From an optimization exercise on the open Yosys and OpenROAD flow, aimed at small area and a short achievable clock period; shortcuts taken in it are not production practice.
RTL that was checked went through simulation tests only; none was proved equivalent to the original.
The series may have gaps, and a smaller design here may also do less where the tests do not look.
The RTL of run 2 was laid out without a check of its function.
Power and IR drop assume default switching activity.

Fig. 1: run 1, signal wires on met3
Scale: 1.5 px per um.
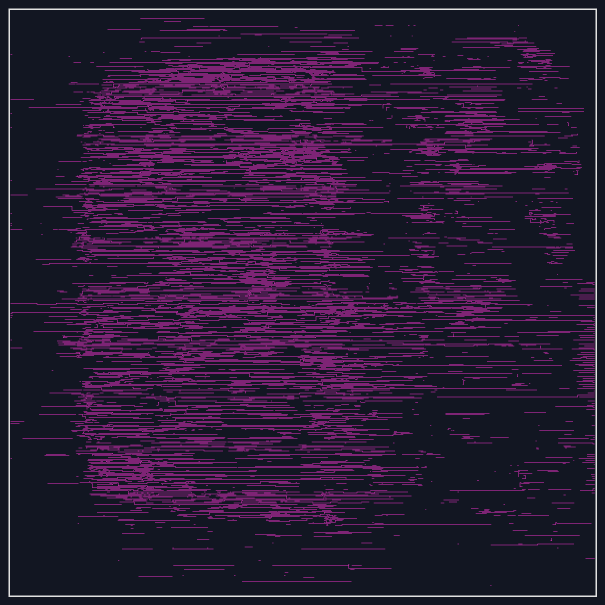
Fig. 2: run 1, signal metal coverage by tile
Scale: 1 px per um. 39 x 39 tiles, from dark blue (low) to red (high), scaled to the fullest tile. Values are wire area over tile area, all layers added.
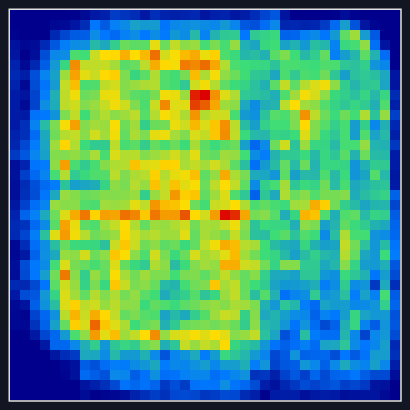
Fig. 3: run 1, wires at chosen ports, followed through buffers
Scale: 1 px per um.
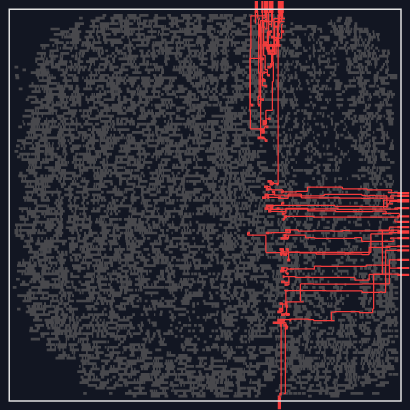
$ cat flow/config.mk
export PLATFORM = sky130hd
export DESIGN_NAME = rv32i_cpu
export DESIGN_NICKNAME = rv32i_cpu
export VERILOG_FILES = /design/flow/design.v
export SDC_FILE = /design/flow/constraint.sdc
export NUM_CORES = 4
export LEC_CHECK = 0
export CAP_MARGIN = 20
export CORE_MARGIN = 2
export CORE_UTILIZATION = 40
export SETUP_SLACK_MARGIN = 0.2
export SLEW_MARGIN = 20
$ cat flow/constraint.sdc
create_clock -name core_clock -period 10.0 [get_ports {clk}]
set_input_delay 2.0000 -clock core_clock [delete_from_list [all_inputs] [get_ports {clk}]]
set_output_delay 2.0000 -clock core_clock [all_outputs]
set_load 0.01 [all_outputs]
$ cat flow/design.v
module rv32i_instr_decoder (
    input  wire [31:0] instr,
    output wire [6:0]  opcode,
    output wire [4:0]  rd,
    output wire [2:0]  funct3,
    output wire [4:0]  rs1,
    output wire [4:0]  rs2,
    output wire [6:0]  funct7
);
    assign opcode = instr[6:0];
    assign rd     = instr[11:7];
    assign funct3 = instr[14:12];
    assign rs1    = instr[19:15];
    assign rs2    = instr[24:20];
    assign funct7 = instr[31:25];
endmodule
module rv32i_imm_gen (
    input  wire [31:0] instr,
    input  wire [1:0]  imm_type,     
    output reg  [31:0] imm_out
);
    always @(*) begin
        case (imm_type)
            2'b00: begin  
                imm_out = {{20{instr[31]}}, instr[31:20]};  
            end
            2'b01: begin  
                imm_out = {{20{instr[31]}}, instr[31:25], instr[11:7]};  
            end
            2'b10: begin  
                imm_out = {{20{instr[31]}}, instr[7], instr[30:25], instr[11:8], 1'b0};  
            end
            2'b11: begin  
                imm_out = {{12{instr[31]}},instr[19:12],instr[20],instr[30:21], 1'b0};
            end
            default: begin
                imm_out = 32'b0;  
            end
        endcase
    end
endmodule
module rv32i_control (
    input  wire [6:0]  opcode,
    output reg        alu_src,      
    output reg        mem_read,     
    output reg        mem_write,    
    output reg [1:0]  mem_to_reg,   
    output reg        reg_write,    
    output reg        branch,       
    output reg        jump,         
    output reg        is_jalr,      
    output reg [1:0]  imm_type,     
    output reg [1:0]  alu_op_main   
);
always @(*) begin
    alu_src = 0;
    mem_read = 0;
    mem_write = 0;
    mem_to_reg = 0;
    reg_write = 0;
    branch = 0;
    jump = 0;
    is_jalr = 0;
    imm_type = 0;
    alu_op_main = 0;
    case(opcode)    
        7'b0110011:begin
            alu_src = 0;
            mem_read = 0;
            mem_write = 0;
            mem_to_reg = 2'b01;
            reg_write = 1;
            branch = 0;
            jump = 0;
            is_jalr = 0;
            imm_type = 2'b00;
            alu_op_main = 2'b01;
        end
        7'b0100011:begin
            alu_src = 1;
            mem_read = 0;
            mem_write = 1;
            mem_to_reg = 2'b00;
            reg_write = 0;
            branch = 0;
            jump = 0;
            is_jalr = 0;
            imm_type = 2'b01;
            alu_op_main = 2'b00;
        end
        7'b0010011:begin
            alu_src = 1;
            mem_read = 0;
            mem_write = 0;
            mem_to_reg = 2'b01;
            reg_write = 1;
            branch = 0;
            jump = 0;
            is_jalr = 0;
            imm_type = 2'b00;
            alu_op_main = 2'b01;
        end
        7'b0000011:begin
            alu_src = 1;
            mem_read = 1;
            mem_write = 0;
            mem_to_reg = 2'b00;
            reg_write = 1;
            branch = 0;
            jump = 0;
            is_jalr = 0;
            imm_type = 2'b00;
            alu_op_main = 2'b00;
        end
        7'b1100111:begin
            alu_src = 0;
            mem_read = 0;
            mem_write = 0;
            mem_to_reg = 2'b10;
            reg_write = 1;
            branch = 0;
            jump = 1;
            is_jalr = 1;
            imm_type = 2'b00;
            alu_op_main = 2'b00;
        end
        7'b1100011:begin
            alu_src = 1;
            mem_read = 0;
            mem_write = 0;
            mem_to_reg = 2'b00;  
            reg_write = 0;
            branch = 1;
            jump = 0;
            is_jalr = 0;
            imm_type = 2'b10;
            alu_op_main = 2'b11;
        end
        7'b1101111:begin   
            alu_src = 0;
            mem_read = 0;
            mem_write = 0;
            mem_to_reg = 2'b10;
            reg_write = 1;
            branch = 0;
            jump = 1;
            is_jalr = 0;
            imm_type = 2'b11;
            alu_op_main = 2'b10;
        end
    endcase
end
endmodule
module rv32i_alu_control (
    input  wire [1:0]  alu_op_main,    
    input  wire [2:0]  funct3,         
    input  wire [6:0]  funct7,         
    output reg  [3:0]  alu_op          
);
    localparam ALU_OP_MAIN_S  = 2'b00; 
    localparam ALU_OP_MAIN_RI = 2'b01;
    localparam ALU_OP_MAIN_B  = 2'b10;   
    localparam ALU_OP_MAIN_J  = 2'b11;   
    always @(*) begin
        case (alu_op_main)
            ALU_OP_MAIN_S: 
            begin
                alu_op = 4'd0;
            end
            ALU_OP_MAIN_RI: begin      
                case (funct3)
                    3'b000: begin   
                        alu_op = (funct7 == 7'b0100000) ? 4'd1 : 4'd0;
                    end                      
                    3'b001: begin
                        alu_op = 4'd5;
                    end
                    3'b010: begin
                        alu_op = 4'd8;
                    end
                    3'b100: begin
                        alu_op = 4'd4;
                    end
                    3'b101: begin  
                        alu_op = (funct7 == 7'b0100000) ? 4'd7 : 4'd6;
                    end
                    3'b110: begin
                        alu_op = 4'd3;
                    end
                    3'b111: begin
                        alu_op = 4'd2;
                    end
                    default: begin
                        alu_op = 4'd0;   
                    end
                endcase
            end
            ALU_OP_MAIN_B: begin
                alu_op = 4'd1;    
            end
            ALU_OP_MAIN_J: begin         
                alu_op = 4'd0;    
            end 
            default: begin
                alu_op = 4'd15;
            end
        endcase
    end
endmodule
module rv32i_alu_opb_mux (
    input  wire        alu_src,      
    input  wire [31:0] rs2_data,     
    input  wire [31:0] imm,          
    output wire [31:0] op_b          
);
    assign op_b = (alu_src == 1'b1) ? imm : rs2_data;
endmodule
module rv32i_alu (
    input  wire [31:0] op_a,        
    input  wire [31:0] op_b,        
    input  wire [3:0]  alu_op,      
    output reg  [31:0] result,
    output wire        zero,        
    output wire        eq,          
    output wire        lt,          
    output wire        ltu          
);
    always @(*) begin
        result = 32'b0;
        case(alu_op)
            4'd1: result = op_a - op_b;
            4'd0: result = op_a + op_b;
            4'd2: result = op_a & op_b;
            4'd3 : result = op_a | op_b;
            4'd4: result = op_a ^ op_b;
            4'd5: result = op_a << op_b[4:0];
            4'd6: result = op_a >> op_b[4:0];
            4'd7: result = $signed(op_a) >>> op_b[4:0];
            4'd8: result = ($signed(op_a) < $signed(op_b)) ? 1'b1 : 1'b0;
            4'd15: ;
        endcase
    end
    assign zero = (result == 32'b0);
    assign eq = (op_a == op_b);
    assign lt = $signed(op_a) < $signed(op_b);
    assign ltu = op_a < op_b;
endmodule
module rv32i_branch_unit (
    input  wire        branch,         
    input  wire        jump,           
    input  wire [2:0]  funct3,         
    input  wire [31:0] pc_current,
    input  wire [31:0] rs1_data,
    input  wire [31:0] rs2_data,
    input  wire [31:0] imm,            
    input  wire        is_jalr,        
    output reg  [31:0] pc_next,
    output wire        pc_taken        
);
    reg condition;
    wire [31:0] pc_target;
    assign pc_taken = (branch && condition) || jump; 
    always @(*) begin
        if (branch) begin
            case(funct3)
                3'b000: condition = rs1_data == rs2_data;  
                3'b001: condition = rs1_data != rs2_data;  
                3'b100: condition = $signed(rs1_data) < $signed(rs2_data);     
                3'b101: condition = $signed(rs1_data) >= $signed(rs2_data);    
                default: condition = 0;  
            endcase
        end
        else 
            condition = 0;
    end
    assign pc_target = is_jalr ? ((rs1_data + imm) & ~32'b1) : (pc_current + imm);
    always @(*) begin
        if (pc_taken)
            pc_next = pc_target;  
        else
            pc_next = pc_current + 32'd4;  
    end
endmodule
module rv32i_pc_reg (
    input  wire        clk,
    input  wire        rst_n,       
    input  wire [31:0] next_pc,
    output reg  [31:0] pc   
);
    always @(posedge clk, negedge rst_n) begin
        if (!rst_n)
            pc <= 32'b0;
        else
            pc <= next_pc;
    end
endmodule
module rv32i_reg_file (
    input  wire        clk,
    input  wire        rst_n,
    input  wire [4:0]  rs1_addr,
    input  wire [4:0]  rs2_addr,
    output reg [31:0] rs1_data,
    output reg [31:0] rs2_data,
    input  wire        rd_we,       
    input  wire [4:0]  rd_addr,
    input  wire [31:0] rd_data,
    input                  calc_start,   
    input      [31:0]      gcd_a,        
    input      [31:0]      gcd_b,        
    output reg [31:0]      gcd_result    
);
localparam REG_GCD_A      = 5'd28;
localparam REG_GCD_B      = 5'd29;
localparam REG_GCD_RESULT = 5'd10;
localparam REG_GCD_START  = 5'd31;
    wire [31:0] reg_file [0:31];  
    assign reg_file[0]  = 32'b0;
    assign reg_file[28] = 32'b0;
    assign reg_file[29] = 32'b0;
    assign reg_file[31] = 32'b0;
    genvar g;
    generate
        for (g = 1; g < 31; g = g + 1) begin : gen_reg
            if (g != REG_GCD_A && g != REG_GCD_B) begin : gen_store
                reg [31:0] q;
                always @(negedge rst_n or posedge clk) begin
                    if (!rst_n)
                        q <= 32'b0;
                    else if (rd_we && (rd_addr == g))
                        q <= rd_data;
                end
                assign reg_file[g] = q;
            end
        end
    endgenerate
    always @(negedge rst_n or posedge clk) begin
        if (!rst_n)
            gcd_result <= 32'b0;  
        else if (rd_we && (rd_addr == REG_GCD_RESULT))
            gcd_result <= rd_data;
    end
always @(*) begin
    if(rs1_addr == 5'b0) begin
        rs1_data = 32'b0;  
    end
    else if (rs1_addr == REG_GCD_A) begin
        rs1_data = gcd_a;
    end
    else if (rs1_addr == REG_GCD_B) begin
        rs1_data = gcd_b;
    end
    else if (rs1_addr == REG_GCD_START) begin
        rs1_data = {{31{1'b0}}, calc_start};
    end
    else begin
        rs1_data = reg_file[rs1_addr];
    end
end
always @(*) begin
    if(rs2_addr == 5'b0) begin
        rs2_data = 32'b0;
    end
    else if (rs2_addr == REG_GCD_A) begin
        rs2_data = gcd_a;
    end
    else if (rs2_addr == REG_GCD_B) begin
        rs2_data = gcd_b;
    end
    else if (rs2_addr == REG_GCD_START) begin
        rs2_data = {{31{1'b0}}, calc_start};
    end
    else begin
        rs2_data = reg_file[rs2_addr];
    end
end
endmodule
module rv32i_cpu (
    input  wire        clk,
    input  wire        rst_n,
    input  wire             calc_start,   
    input  wire [31:0]      gcd_a,        
    input  wire [31:0]      gcd_b,        
    output wire [31:0]      gcd_result,   
    output wire [31:0]      imem_addr,    
    input  wire [31:0]      imem_data     
);
wire        pc_taken;
wire [31:0] next_pc;
wire [31:0] pc;
wire [31:0] instr;
wire [6:0]  opcode;
wire [2:0]  funct3;
wire [6:0]  funct7;
wire [4:0]  rs1;
wire [4:0]  rs2;
wire [4:0]  rd;
wire [1:0]  imm_type;
wire [31:0] imm;
wire        alu_src;  
wire        mem_read;  
wire        mem_write; 
wire [1:0]  mem_to_reg;
wire        reg_write; 
wire        branch;    
wire        jump;      
wire        is_jalr;     
wire [1:0]  alu_op_main;
wire [31:0] rs1_data;
wire [31:0] rs2_data;
wire [3:0] alu_op;
wire [31:0] op_b;
wire [31:0] alu_result;
wire        zero;
wire        eq;
wire        lt;
wire        ltu;
wire [31:0] mem_read_data;
wire [31:0] rd_data;
assign rd_data = alu_result;
rv32i_pc_reg rv32i_pc_reg(
    .clk(clk),
    .rst_n(rst_n),
    .next_pc(next_pc),
    .pc(pc)
);
assign imem_addr = pc;
assign instr     = imem_data;
rv32i_instr_decoder rv32i_instr_decoder(
    .instr(instr),
    .opcode(opcode),
    .funct3(funct3),
    .funct7(funct7),
    .rs1(rs1),
    .rs2(rs2),
    .rd(rd)
);
rv32i_imm_gen rv32i_imm_gen(
    .instr(instr),
    .imm_type(imm_type),
    .imm_out(imm)
);
rv32i_control rv32i_control(
    .opcode(opcode),
    .alu_src(alu_src),
    .mem_read(mem_read),
    .mem_write(mem_write),
    .mem_to_reg(mem_to_reg),
    .reg_write(reg_write),
    .branch(branch),
    .jump(jump),
    .is_jalr(is_jalr),
    .imm_type(imm_type),
    .alu_op_main(alu_op_main)
);
rv32i_alu_control rv32i_alu_control(
    .alu_op_main(alu_op_main),
    .funct3(funct3),
    .funct7(funct7),
    .alu_op(alu_op)
);
rv32i_alu_opb_mux rv32i_alu_opb_mux(
    .alu_src(alu_src),
    .rs2_data(rs2_data),
    .imm(imm),
    .op_b(op_b)
);
rv32i_reg_file rv32i_reg_file(
    .clk(clk),
    .rst_n(rst_n),
    .rs1_addr(rs1),
    .rs2_addr(rs2),
    .rs1_data(rs1_data),
    .rs2_data(rs2_data),
    .rd_we(reg_write),
    .rd_addr(rd),
    .rd_data(rd_data),
    .calc_start            (calc_start),
    .gcd_a                 (gcd_a),
    .gcd_b                 (gcd_b),
    .gcd_result            (gcd_result)
);
rv32i_alu rv32i_alu(
    .op_a(rs1_data),
    .op_b(op_b),
    .alu_op(alu_op),
    .result(alu_result),
    .zero(zero),
    .eq(eq),
    .lt(lt),
    .ltu(ltu)
);
rv32i_branch_unit rv32i_branch_unit(
       .branch(branch),
       .jump(jump),
       .funct3(funct3),
       .pc_current(pc),
       .rs1_data(rs1_data),
       .rs2_data(rs2_data),
       .imm(imm),
       .is_jalr(is_jalr),
       .pc_next(next_pc),
       .pc_taken(pc_taken)
);
endmodule
$ cat flow/run.sh
#!/bin/bash
# synth_recipe.tcl (not shown) runs the flow's synth.tcl, then flattens the netlist and writes it again
# the make line also repeats each setting of config.mk as NAME=value (left out here)
make -C /OpenROAD-flow-scripts/flow DESIGN_CONFIG=/design/flow/config.mk WORK_HOME=/design/flow/orfs CLKGATE_MAP_FILE= SYNTH_SCRIPT=/design/flow/synth_recipe.tcl finish
==> out/qor.txt, run 1 <==
Reg2Reg Depth = 24
multi-input combinational area share = 0.490
Non-clock buffers = 644
fraction of final layout cells with drive strength greater than 1 = 0.116
initial antenna violation count = 31
Critical Path Fanout Max = 28
clock root buffer = clkbuf_16
DPL Wire Length = 247000 um
DP Cell Count = 9291
Synth area leaders = dfrtp_1, a22oi_1, o21ai_0
Seq. cell area = 23200 um^2
Max clock buf depth = 3
H-tree levels = 3
synthesis-to-layout area growth = 17.4%
CP peak stage delay = 0.77 ns
#FFs+latches synth = 928
final worst slack = 0.370 ns
P_sw = 0.00397 W
GP Congestion = 1.08
final non-filler cell total = 9499
reg-to-reg startpoint = rv32i_reg_file.gen_reg[2].gen_store.q[7]
FP Rows = 141
first-pass GRT wire length = 492000 um
multi-input combinational gate total = 5664
total gr overflow = 0
XOR/XNOR Fraction of Synth Area = 0.0160
Pwr top = registers
Post-synth EDFFs = 0
Logic pwr share = 0.269
footprint of the multi-input gates = 34300 um^2
Syn. warnings = 7
number of sequential cells = 928
Die H = 390 um
final non-filler cell area = 70100 um^2
Hold Path Sink = rv32i_reg_file.gen_reg[6].gen_store.q[2]
Logic inverters = 130
worst-case hold slack = 0.484 ns
DRT Pass-1 Iters = 12
Nets = 7766
status = no timing/DRC/antenna violations
sequential share of the synthesized area = 0.389
dominant synthesized flop cell = dfrtp_1
CP Buf/Inv Count = 7
Cell variety after synth = 96
CTS tree = built
Seq power = 0.00427 W
fillcell total = 14500
Critical Path RT = 10.58 ns
total of max-cap violations = 0
dpl ws = -0.241 ns
Synth Area per Inst = 8.12 um^2
Seq area share = 0.331
DR iter-0 viols = 11600
Clock Pin Slew Worst Setup and Hold Paths = 0.06 ns
# setup viols final = 0
clock share of power = 0.358
Final Max Tran Viols = 0
post-CTS setup buffer count = 0
register-to-register setup slack = 2.67 ns
commonest non-fill, non-tap cell in the layout = dfrtp_1
Compound-Gate Fraction of Synth Area = 0.307
post-layout util = 0.473
power per standard cell area = 163 nW/um^2
Worst Setup SP = imem_data[16]
Notes on Fig. 1 above:
share of all routed wire: 14%
longest straight run: 203 um
DRT Wirelength: 359000 um
met3 Use GR: 0.167
routed via count: 67500

Notes on Fig. 2 above:
tiles over half the peak: 42%
fullest tile: 1.0
densest ninth of the die: middle
mean over tiles: 0.43
gr usage total: 0.456
routed wire length per instance: 37.8 um

Notes on Fig. 3 above:
legend:
  red:
    port: `gcd_a`
    direction: input
    edge: 16 right, 14 top, 2 bottom
    end_cells: 90
    wire: 4060 um
IO Pins: 163
IO Port Bufs: 162

run 1: routing by layer:
layer | vias to the layer above | GRT usage | part of all wire
met5 | - | 0.0118 | 0.00089
met4 | 18 | 0.341 | 0.095
met3 | 1784 | 0.167 | 0.14
met1 | 32400 | 0.556 | 0.36
met2 | 5847 | 0.657 | 0.41
li1 | 27500 | - | -
run 1: Yosys cell counts, types with 27 or more instances:
library cell,n
buf_2,103
o31ai_1,31
o21ai_1,76
a222oi_1,30
nor3_1,127
a22o_1,27
o22ai_1,30
nor2b_1,43
a2111oi_0,45
nand2_1,861
inv_1,125
nand4_1,153
o21ai_0,690
a21oi_1,673
a22oi_1,695
o211ai_1,86
a21o_1,39
nand2b_1,40
nor4_1,27
a211oi_1,60
nor2_1,703
ha_1,192
xor2_1,48
dfrtp_1,928
o21a_1,27
xnor2_1,61
clkbuf_1,456
and3_1,165
buf_1,54
nand3_1,241
a31oi_1,88
run 1: flip-flops by register name (all words and copies together), names as in the netlist:
name and cells:
rv32i_reg_file.gcd_result 32, rv32i_pc_reg.pc 32, rv32i_reg_file.gen.gen_store.q 864
--- run 2 (changed files replaced; the others as in run 1) ---
==> flow/design.v <==
module rv32i_add (
    input  wire [31:0] a,
    input  wire [31:0] b,
    input  wire        cin,
    output wire [31:0] s
);
    wire [31:0] g, p, x, c;
    rv32i_pg  u_pg (.a(a), .b(b), .g(g), .p(p));
    rv32i_xor u_x  (.a(a), .b(b), .y(x));
    rv32i_ks  u_ks (.g(g), .p(p), .cin(cin), .c(c));
    rv32i_xor u_s  (.a(x), .b({c[30:0], cin}), .y(s));
endmodule
module rv32i_pg (
    input  wire [31:0] a,
    input  wire [31:0] b,
    output wire [31:0] g,
    output wire [31:0] p
);
    assign g = a & b;
    assign p = a | b;
endmodule
module rv32i_xor (
    input  wire [31:0] a,
    input  wire [31:0] b,
    output wire [31:0] y
);
    assign y = a ^ b;
endmodule
module rv32i_ks (
    input  wire [31:0] g,
    input  wire [31:0] p,
    input  wire        cin,
    output wire [31:0] c
);
    reg [31:0] G, P, Gn, Pn;
    integer l, i;
    always @(*) begin
        G = g;
        P = p;
        G[0] = g[0] | (p[0] & cin);
        for (l = 1; l < 32; l = l * 2) begin
            Gn = G;
            Pn = P;
            for (i = l; i < 32; i = i + 1) begin
                Gn[i] = G[i] | (P[i] & G[i-l]);
                Pn[i] = P[i] & P[i-l];
            end
            G = Gn;
            P = Pn;
        end
    end
    assign c = G;
endmodule
module rv32i_cmp (
    input  wire [31:0] a,
    input  wire [31:0] b,
    output wire        eq,
    output wire        lt
);
    wire [31:0] x;
    rv32i_xor u_x (.a(a), .b(b), .y(x));
    assign eq = ~|x;
    wire [31:0] aa = {~a[31], a[30:0]};
    wire [31:0] bb = {b[31], ~b[30:0]};
    reg  [31:0] G, P;
    reg  [31:0] Gn, Pn;
    integer l, i;
    always @(*) begin
        G = aa & bb;
        P = aa | bb;
        G[0] = G[0] | P[0];
        for (l = 1; l < 32; l = l * 2) begin
            Gn = G;
            Pn = P;
            for (i = 2*l - 1; i < 32; i = i + 2*l) begin
                Gn[i] = G[i] | (P[i] & G[i-l]);
                Pn[i] = P[i] & P[i-l];
            end
            G = Gn;
            P = Pn;
        end
    end
    assign lt = ~G[31];
endmodule
module rv32i_shr (
    input  wire [31:0] a,
    input  wire        fill,
    input  wire [4:0]  sh,
    output wire [31:0] y
);
    wire [32:0] t = $signed({fill, a}) >>> sh;
    assign y = t[31:0];
endmodule
module rv32i_rf_mux (
    input  wire [30:0] sel,
    input  wire [30:0] d,
    output wire        y
);
    assign y = |(sel & d);
endmodule
module rv32i_cpu (
    input  wire        clk,
    input  wire        rst_n,
    input  wire        calc_start,
    input  wire [31:0] gcd_a,
    input  wire [31:0] gcd_b,
    output wire [31:0] gcd_result,
    output wire [31:0] imem_addr,
    input  wire [31:0] imem_data
);
    wire [31:0] instr = imem_data;
    wire [6:0]  opcode = instr[6:0];
    wire [4:0]  rd     = instr[11:7];
    wire [2:0]  f3     = instr[14:12];
    wire [4:0]  rs1    = instr[19:15];
    wire [4:0]  rs2    = instr[24:20];
    wire        f7sub  = (instr[31:25] == 7'b0100000);
    wire is_op   = (opcode == 7'b0110011);
    wire is_opi  = (opcode == 7'b0010011);
    wire is_load = (opcode == 7'b0000011);
    wire is_br   = (opcode == 7'b1100011);
    wire is_jal  = (opcode == 7'b1101111);
    wire is_jalr = (opcode == 7'b1100111);
    wire is_alu  = is_op | is_opi;
    wire use_imm = is_opi | is_load;
    wire reg_we  = is_alu | is_load | is_jal | is_jalr;
    wire [31:0] imm_i = {{20{instr[31]}}, instr[31:20]};
    wire [31:0] imm_b = {{20{instr[31]}}, instr[7], instr[30:25], instr[11:8], 1'b0};
    wire [31:0] imm_j = {{12{instr[31]}}, instr[19:12], instr[20], instr[30:21], 1'b0};
    reg  [31:1] pc_q;
    wire [31:0] pc = {pc_q, 1'b0};
    wire [31:0] next_pc;
    always @(posedge clk or negedge rst_n) begin
        if (!rst_n)
            pc_q <= 31'b0;
        else
            pc_q <= next_pc[31:1];
    end
    assign imem_addr = pc;
    wire [31:0] rf [0:31];
    wire [31:0] valid;
    wire [31:0] wsel = reg_we ? (32'b1 << rd) : 32'b0;
    wire [31:0] wdata;
    assign rf[0]  = 32'b0;
    assign rf[28] = gcd_a;
    assign rf[29] = gcd_b;
    assign rf[31] = {31'b0, calc_start};
    assign valid[0]  = 1'b0;
    assign valid[28] = 1'b1;
    assign valid[29] = 1'b1;
    assign valid[31] = 1'b1;
    reg [31:0] x10_q;
    always @(posedge clk or negedge rst_n) begin
        if (!rst_n)
            x10_q <= 32'b0;
        else if (wsel[10])
            x10_q <= wdata;
    end
    assign rf[10]    = x10_q;
    assign valid[10] = 1'b1;
    assign gcd_result = x10_q;
    genvar g;
    generate
        for (g = 1; g < 31; g = g + 1) begin : gen_reg
            if (g != 10 && g != 28 && g != 29) begin : gen_store
                reg [31:0] q;
                reg        v;
                always @(posedge clk) begin
                    if (wsel[g])
                        q <= wdata;
                end
                always @(posedge clk or negedge rst_n) begin
                    if (!rst_n)
                        v <= 1'b0;
                    else if (wsel[g])
                        v <= 1'b1;
                end
                assign rf[g]    = q;
                assign valid[g] = v;
            end
        end
    endgenerate
    wire [31:0] sel1 = (32'b1 << rs1) & valid;
    wire [31:0] sel2 = (32'b1 << rs2) & valid;
    wire [31:0] r1, r2;
    genvar bi, ri;
    generate
        for (bi = 0; bi < 32; bi = bi + 1) begin : gen_rd
            wire [30:0] col;
            for (ri = 1; ri < 32; ri = ri + 1) begin : gen_col
                assign col[ri-1] = rf[ri][bi];
            end
            rv32i_rf_mux u_m1 (.sel(sel1[31:1]), .d(col), .y(r1[bi]));
            rv32i_rf_mux u_m2 (.sel(sel2[31:1]), .d(col), .y(r2[bi]));
        end
    endgenerate
    wire        sub = (is_alu & (((f3 == 3'b000) & f7sub) | (f3 == 3'b010)))
                    | is_br | is_jal;
    wire [31:0] b   = use_imm ? imm_i : r2;
    wire [31:0] bx  = use_imm ? (imm_i ^ {32{sub}}) : (r2 ^ {32{sub}});
    wire [31:0] sum;
    rv32i_add u_add (.a(r1), .b(bx), .cin(sub), .s(sum));
    wire        lt  = (r1[31] ^ b[31]) ? r1[31] : sum[31];
    wire        eq;
    wire        lt_br;
    rv32i_cmp u_cmp (.a(r1), .b(r2), .eq(eq), .lt(lt_br));
    wire        shl = (f3 == 3'b001);
    reg  [31:0] a_rev, sr_rev;
    wire [31:0] sh_in = shl ? a_rev : r1;
    wire        fill  = f7sub & r1[31] & ~shl;
    wire [31:0] sr;
    rv32i_shr u_shr (.a(sh_in), .fill(fill), .sh(b[4:0]), .y(sr));
    integer m;
    always @(*) begin
        for (m = 0; m < 32; m = m + 1) begin
            a_rev[m]  = r1[31 - m];
            sr_rev[m] = sr[31 - m];
        end
    end
    reg [31:0] alu_out;
    always @(*) begin
        if (is_alu) begin
            case (f3)
                3'b001:  alu_out = sr_rev;
                3'b010:  alu_out = {31'b0, lt};
                3'b100:  alu_out = r1 ^ b;
                3'b101:  alu_out = sr;
                3'b110:  alu_out = r1 | b;
                3'b111:  alu_out = r1 & b;
                default: alu_out = sum;
            endcase
        end else begin
            alu_out = sum;
        end
    end
    assign wdata = alu_out;
    reg cond;
    always @(*) begin
        case (f3)
            3'b000:  cond = eq;
            3'b001:  cond = ~eq;
            3'b100:  cond = lt_br;
            3'b101:  cond = ~lt_br;
            default: cond = 1'b0;
        endcase
    end
    wire        taken  = is_br & cond;
    wire [31:0] pc4    = pc + 32'd4;
    wire [31:0] tgt    = pc + (is_jal ? imm_j : imm_b);
    wire [31:0] jtgt;
    rv32i_add u_jadd (.a(r1), .b(imm_i), .cin(1'b0), .s(jtgt));
    assign next_pc = is_jalr ? {jtgt[31:1], 1'b0}
                   : (taken | is_jal) ? tgt : pc4;
endmodule
==> flow/config.mk <==
export PLATFORM = sky130hd
export DESIGN_NAME = rv32i_cpu
export DESIGN_NICKNAME = rv32i_cpu
export VERILOG_FILES = /design/flow/design.v
export SDC_FILE = /design/flow/constraint.sdc
export NUM_CORES = 4
export LEC_CHECK = 0
export CAP_MARGIN = 20
export CORE_MARGIN = 2
export CORE_UTILIZATION = 30
export SETUP_SLACK_MARGIN = 4.0
export SLEW_MARGIN = 20
export SYNTH_HIERARCHICAL = 1
Fig. 4: run 2, metal 2
Scale: 1 px per um.
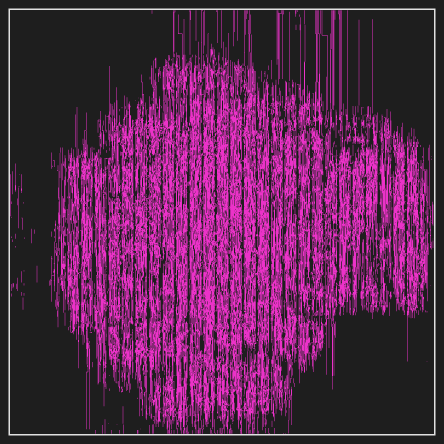
nets with wire on the layer: 4793
main direction: vertical
share of all routed wire: 41%
grt met2 use: 0.428
DRT Wirelength: 288000 um
routed via count: 50900

Fig. 5: run 2, signal metal coverage by tile
Scale: 1 px per um. 21 x 21 tiles, from dark blue (low) to red (high), scaled to the fullest tile. Values are wire area over tile area, all layers added.
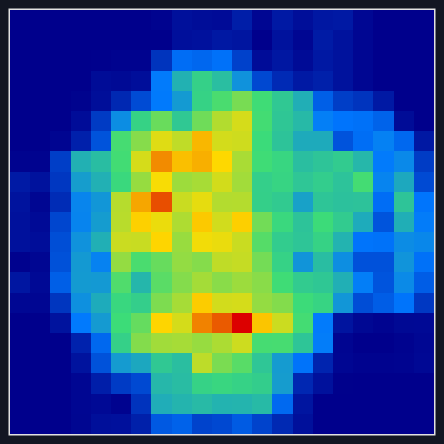
fullest tile: 1.1
densest ninth of the die: middle
emptiest ninth of the die: top left
tiles over half the peak: 22%
routed wire length per instance: 37.7 um
gr usage total: 0.298

==> run 2 against run 1 <==
Against the previous run:
- non-clock buffer count up 122
- sequential power grew 8.0%
- flip-flop and latch count rose by 26
- die area rose by 18%
- register-to-register slack improved by 1.3 ns
- final area up 3.1%
- count of clock-buffer cells in the layout down 5
- first-iteration DRC count down 19%
- critical path type unchanged
- largest cell class is now flip-flops and latches
==> out/qor.txt, run 2 <==
status = no timing/DRC/antenna violations
fraction of final layout cells with drive strength greater than 1 = 0.322 (+0.206)
Worst Path Class, Setup = in -> reg
Tmin final = 7.11 ns
FP Rows = 154 (+9.2%)
Initial Util = 0.301
DPL Wire Length = 155000 um (-37%)
CP peak stage delay = 0.68 ns (-0.09 ns)
total CTS buffers = 102
vias in the first global route = 46300
Hold Path Stages = 1
final non-filler cell total = 7620 (-20%)
Syn Inst Count = 4290
CP Buf/Inv Count = 2 (-5)
period utilisation layout = 0.711
GR peak layer = met2
critical path's top delay family = simple AND/OR/NAND/NOR gates
commonest non-fill, non-tap cell in the layout = edfxtp_1
Fin Setup TNS = 0 ns
crit path capture = x10_q[8]
Die H = 424 um (+8.6%)
final worst slack = 2.89 ns (+2.52 ns)
worst-case hold slack = 0.510 ns (+0.0261 ns)
CP arrival = 7.82 ns
Critical Path Fanout Max = 28 (unchanged)
DR iter-0 viols = 9446 (-19%)
drt via density = 6.69
largest reg by FF count = gen.gen_store.q
die width = 424 um
Final Hold Fails = 0
Worst Setup SP = imem_data[17]
Synth Area per Inst = 12.3 um^2 (+52%)
Startpoint Class = primary input
routed wl met3 = 46700 um (-5.1%)
Post-Route M1 WL = 94400 um (-27%)
met3 Use GR = 0.136 (-0.0316)
M1 GR Usage = 0.347 (-0.208)
clock root buffer = clkbuf_16
post-layout util = 0.411 (-0.0621)
Residual DRC = 0
H-tree levels = 3 (unchanged)
Netlist Area Pre-Place = 52900 um^2
# setup viols final = 0 (unchanged)
reg-to-reg startpoint = gen_reg[8].gen_store.v
Least-Margin Pin Slew = 0.946 ns
IO Port Bufs = 161 (-0.62%)
Net Sw Frac = 0.305
Routed Antenna Nets = 0
Clock Skew = 0.0643 ns
total gr overflow = 0 (unchanged)
top layer in use = met5
RR Endpoint = gen_reg[27].gen_store.q[13]
clock latency on the worst-skew pair = 0.81 ns
Slew HR = 0.366
Final Max Tran Viols = 0 (unchanged)
register-to-register setup slack = 3.96 ns (+1.29 ns)
GP Congestion = 0.954 (-12%)
maximum VDD drop = 0.000160 V
Worst path depth = 16
P_leak = 26.9 nW
IO Pins = 163 (unchanged)
Hold Path Sink = gen_reg[2].gen_store.v
Int Pwr = 0.00775 W
FMAX = 141 MHz
initial antenna violation count = 39 (+26%)
DP Cell Count = 6866 (-26%)
Max clock buf depth = 3 (unchanged)
Critical Path Most Common Cell = mux4_2
RSZ-0062 raised after global routing = yes
Nets = 5356 (-31%)
Syn. warnings = 9 (+2)
CTS tree = built
slowest cell on the critical path = o21ai_4
commonest cells after routing, fill and taps aside = edfxtp_1, a22oi_1, buf_4
dpl ws = 0.827 ns (+1.07 ns)
DRT Pass-1 Iters = 12 (unchanged)
die area = 180000 um^2
max reg flops = 864 (unchanged)
min-delay worst type = reg -> reg
hold path startpoint = gen_reg[2].gen_store.v
crit-path cells = buf_4 -> nor2b_4 -> and3_4 -> a22oi_1 -> nand4_1 -> or4_4 -> inv_1 -> o21ai_1 -> mux2i_1 -> mux4_2 -> and2_0 -> o32ai_2 -> mux4_2 -> a22oi_2 -> o21ai_4 -> mux2_2
P_sw = 0.00340 W (-14%)
synthesis-to-layout area growth = 36.6%
Clock Pin Slew Worst Setup and Hold Paths = 0.07 ns (about the same)
clock share of power = 0.360 (+0.002)
CTS Sinks = 954
met2 WL = 118000 um (-20%)
Flop pwr share = 0.413
Logic pwr share = 0.226 (-0.043)
first-pass GRT wire length = 376000 um (-24%)
crit end category = flip-flop
power per standard cell area = 154 nW/um^2 (-5.4%)
Reg2Reg Depth = 25 (+4.2%)
Critical Path RT = 10.71 ns (+0.13 ns)
total of max-cap violations = 0 (unchanged)
Top Registers = gen.gen_store.q x864, x10_q x32, pc_q x31
largest net degree at the start of global routing = 87
Fig. 6: run 2, placed standard cells
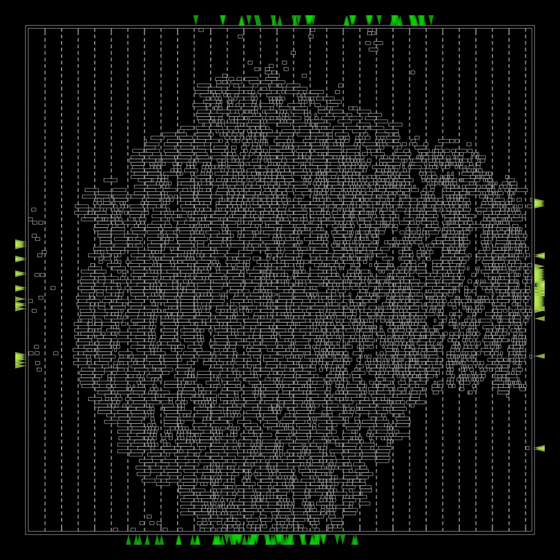
number of well taps: 2340
core region area: 176000 um^2

run 2: area by class of cell:
type | count | area, um^2
fillers | 16100 | 103000
flip-flops and latches | 954 | 28200
multi-input cells | 3184 | 28000
repair buffers | 766 | 8930
well taps | 2340 | 2930
clock buffers | 135 | 2800
clock inverters | 58 | 707
inverters | 146 | 603
diodes | 33 | 82.6
repair inverters | 4 | 32.5
run 2: power groups by stage:
stage	combinational, W	clock [W]	sequential, W
floorplan	0.00112	0	0.00466
global placement	0.00180	0	0.00467
detailed placement	0.00181	0	0.00468
CTS	0.00221	0.00399	0.00460
global route	0.00262	0.00416	0.00462
finish	0.00253	0.00402	0.00461
run 2: metrics by stage:
step | area, um^2 | total power (W)
CTS | 69600 | 0.0108
detailed placement | 59700 | 0.00649
global route | 72200 | 0.0114
finish | 72300 | 0.0112
floorplan | 54700 | 0.00578
global placement | 59700 | 0.00647
run 2: what timing repair did:
item                                    CTS  global route
hold buffers                              0             0
gates resized for setup                 614           206
setup buffers                           295           119
pin swaps                               197           122
endpoints found under the setup margin  927           927
gates cloned                             85            29

-- static timing again, ports no longer ideal --
In the flow no input, the clock included, has a driving cell. The finished layouts below were timed again as built, in two steps.
Step 1 assumes that a clkbuf_16 drives the clock port and a buf_2 every other input.
Step 2 moves the port delays by t, midway between the first and last clock arrival at a register: inputs arrive t later, outputs are due t later. That takes back most of the time a late clock gives input paths.
Three values: no drivers, after step 1, after step 2; two values: the first two.
run | shift t [ns] | setup slack, ns | hold slack, ns | worst register clock-pin slew, ns | pins driven straight from the clock port
run 1 | 0.818 | 0.370 / 0.424 / -0.393 | 0.484 / 0.484 / 0.484 | 0.07 / 0.07 | 1
run 2 | 0.854 | 2.888 / 2.857 / 2.003 | 0.510 / 0.510 / 0.510 | 0.07 / 0.07 | 1
With both steps, setup timing fails in run 1, where it was met with ideal ports. The setup slack of run 2, which loses most, moves by -0.031 ns with the drivers and by -0.885 ns with both steps.
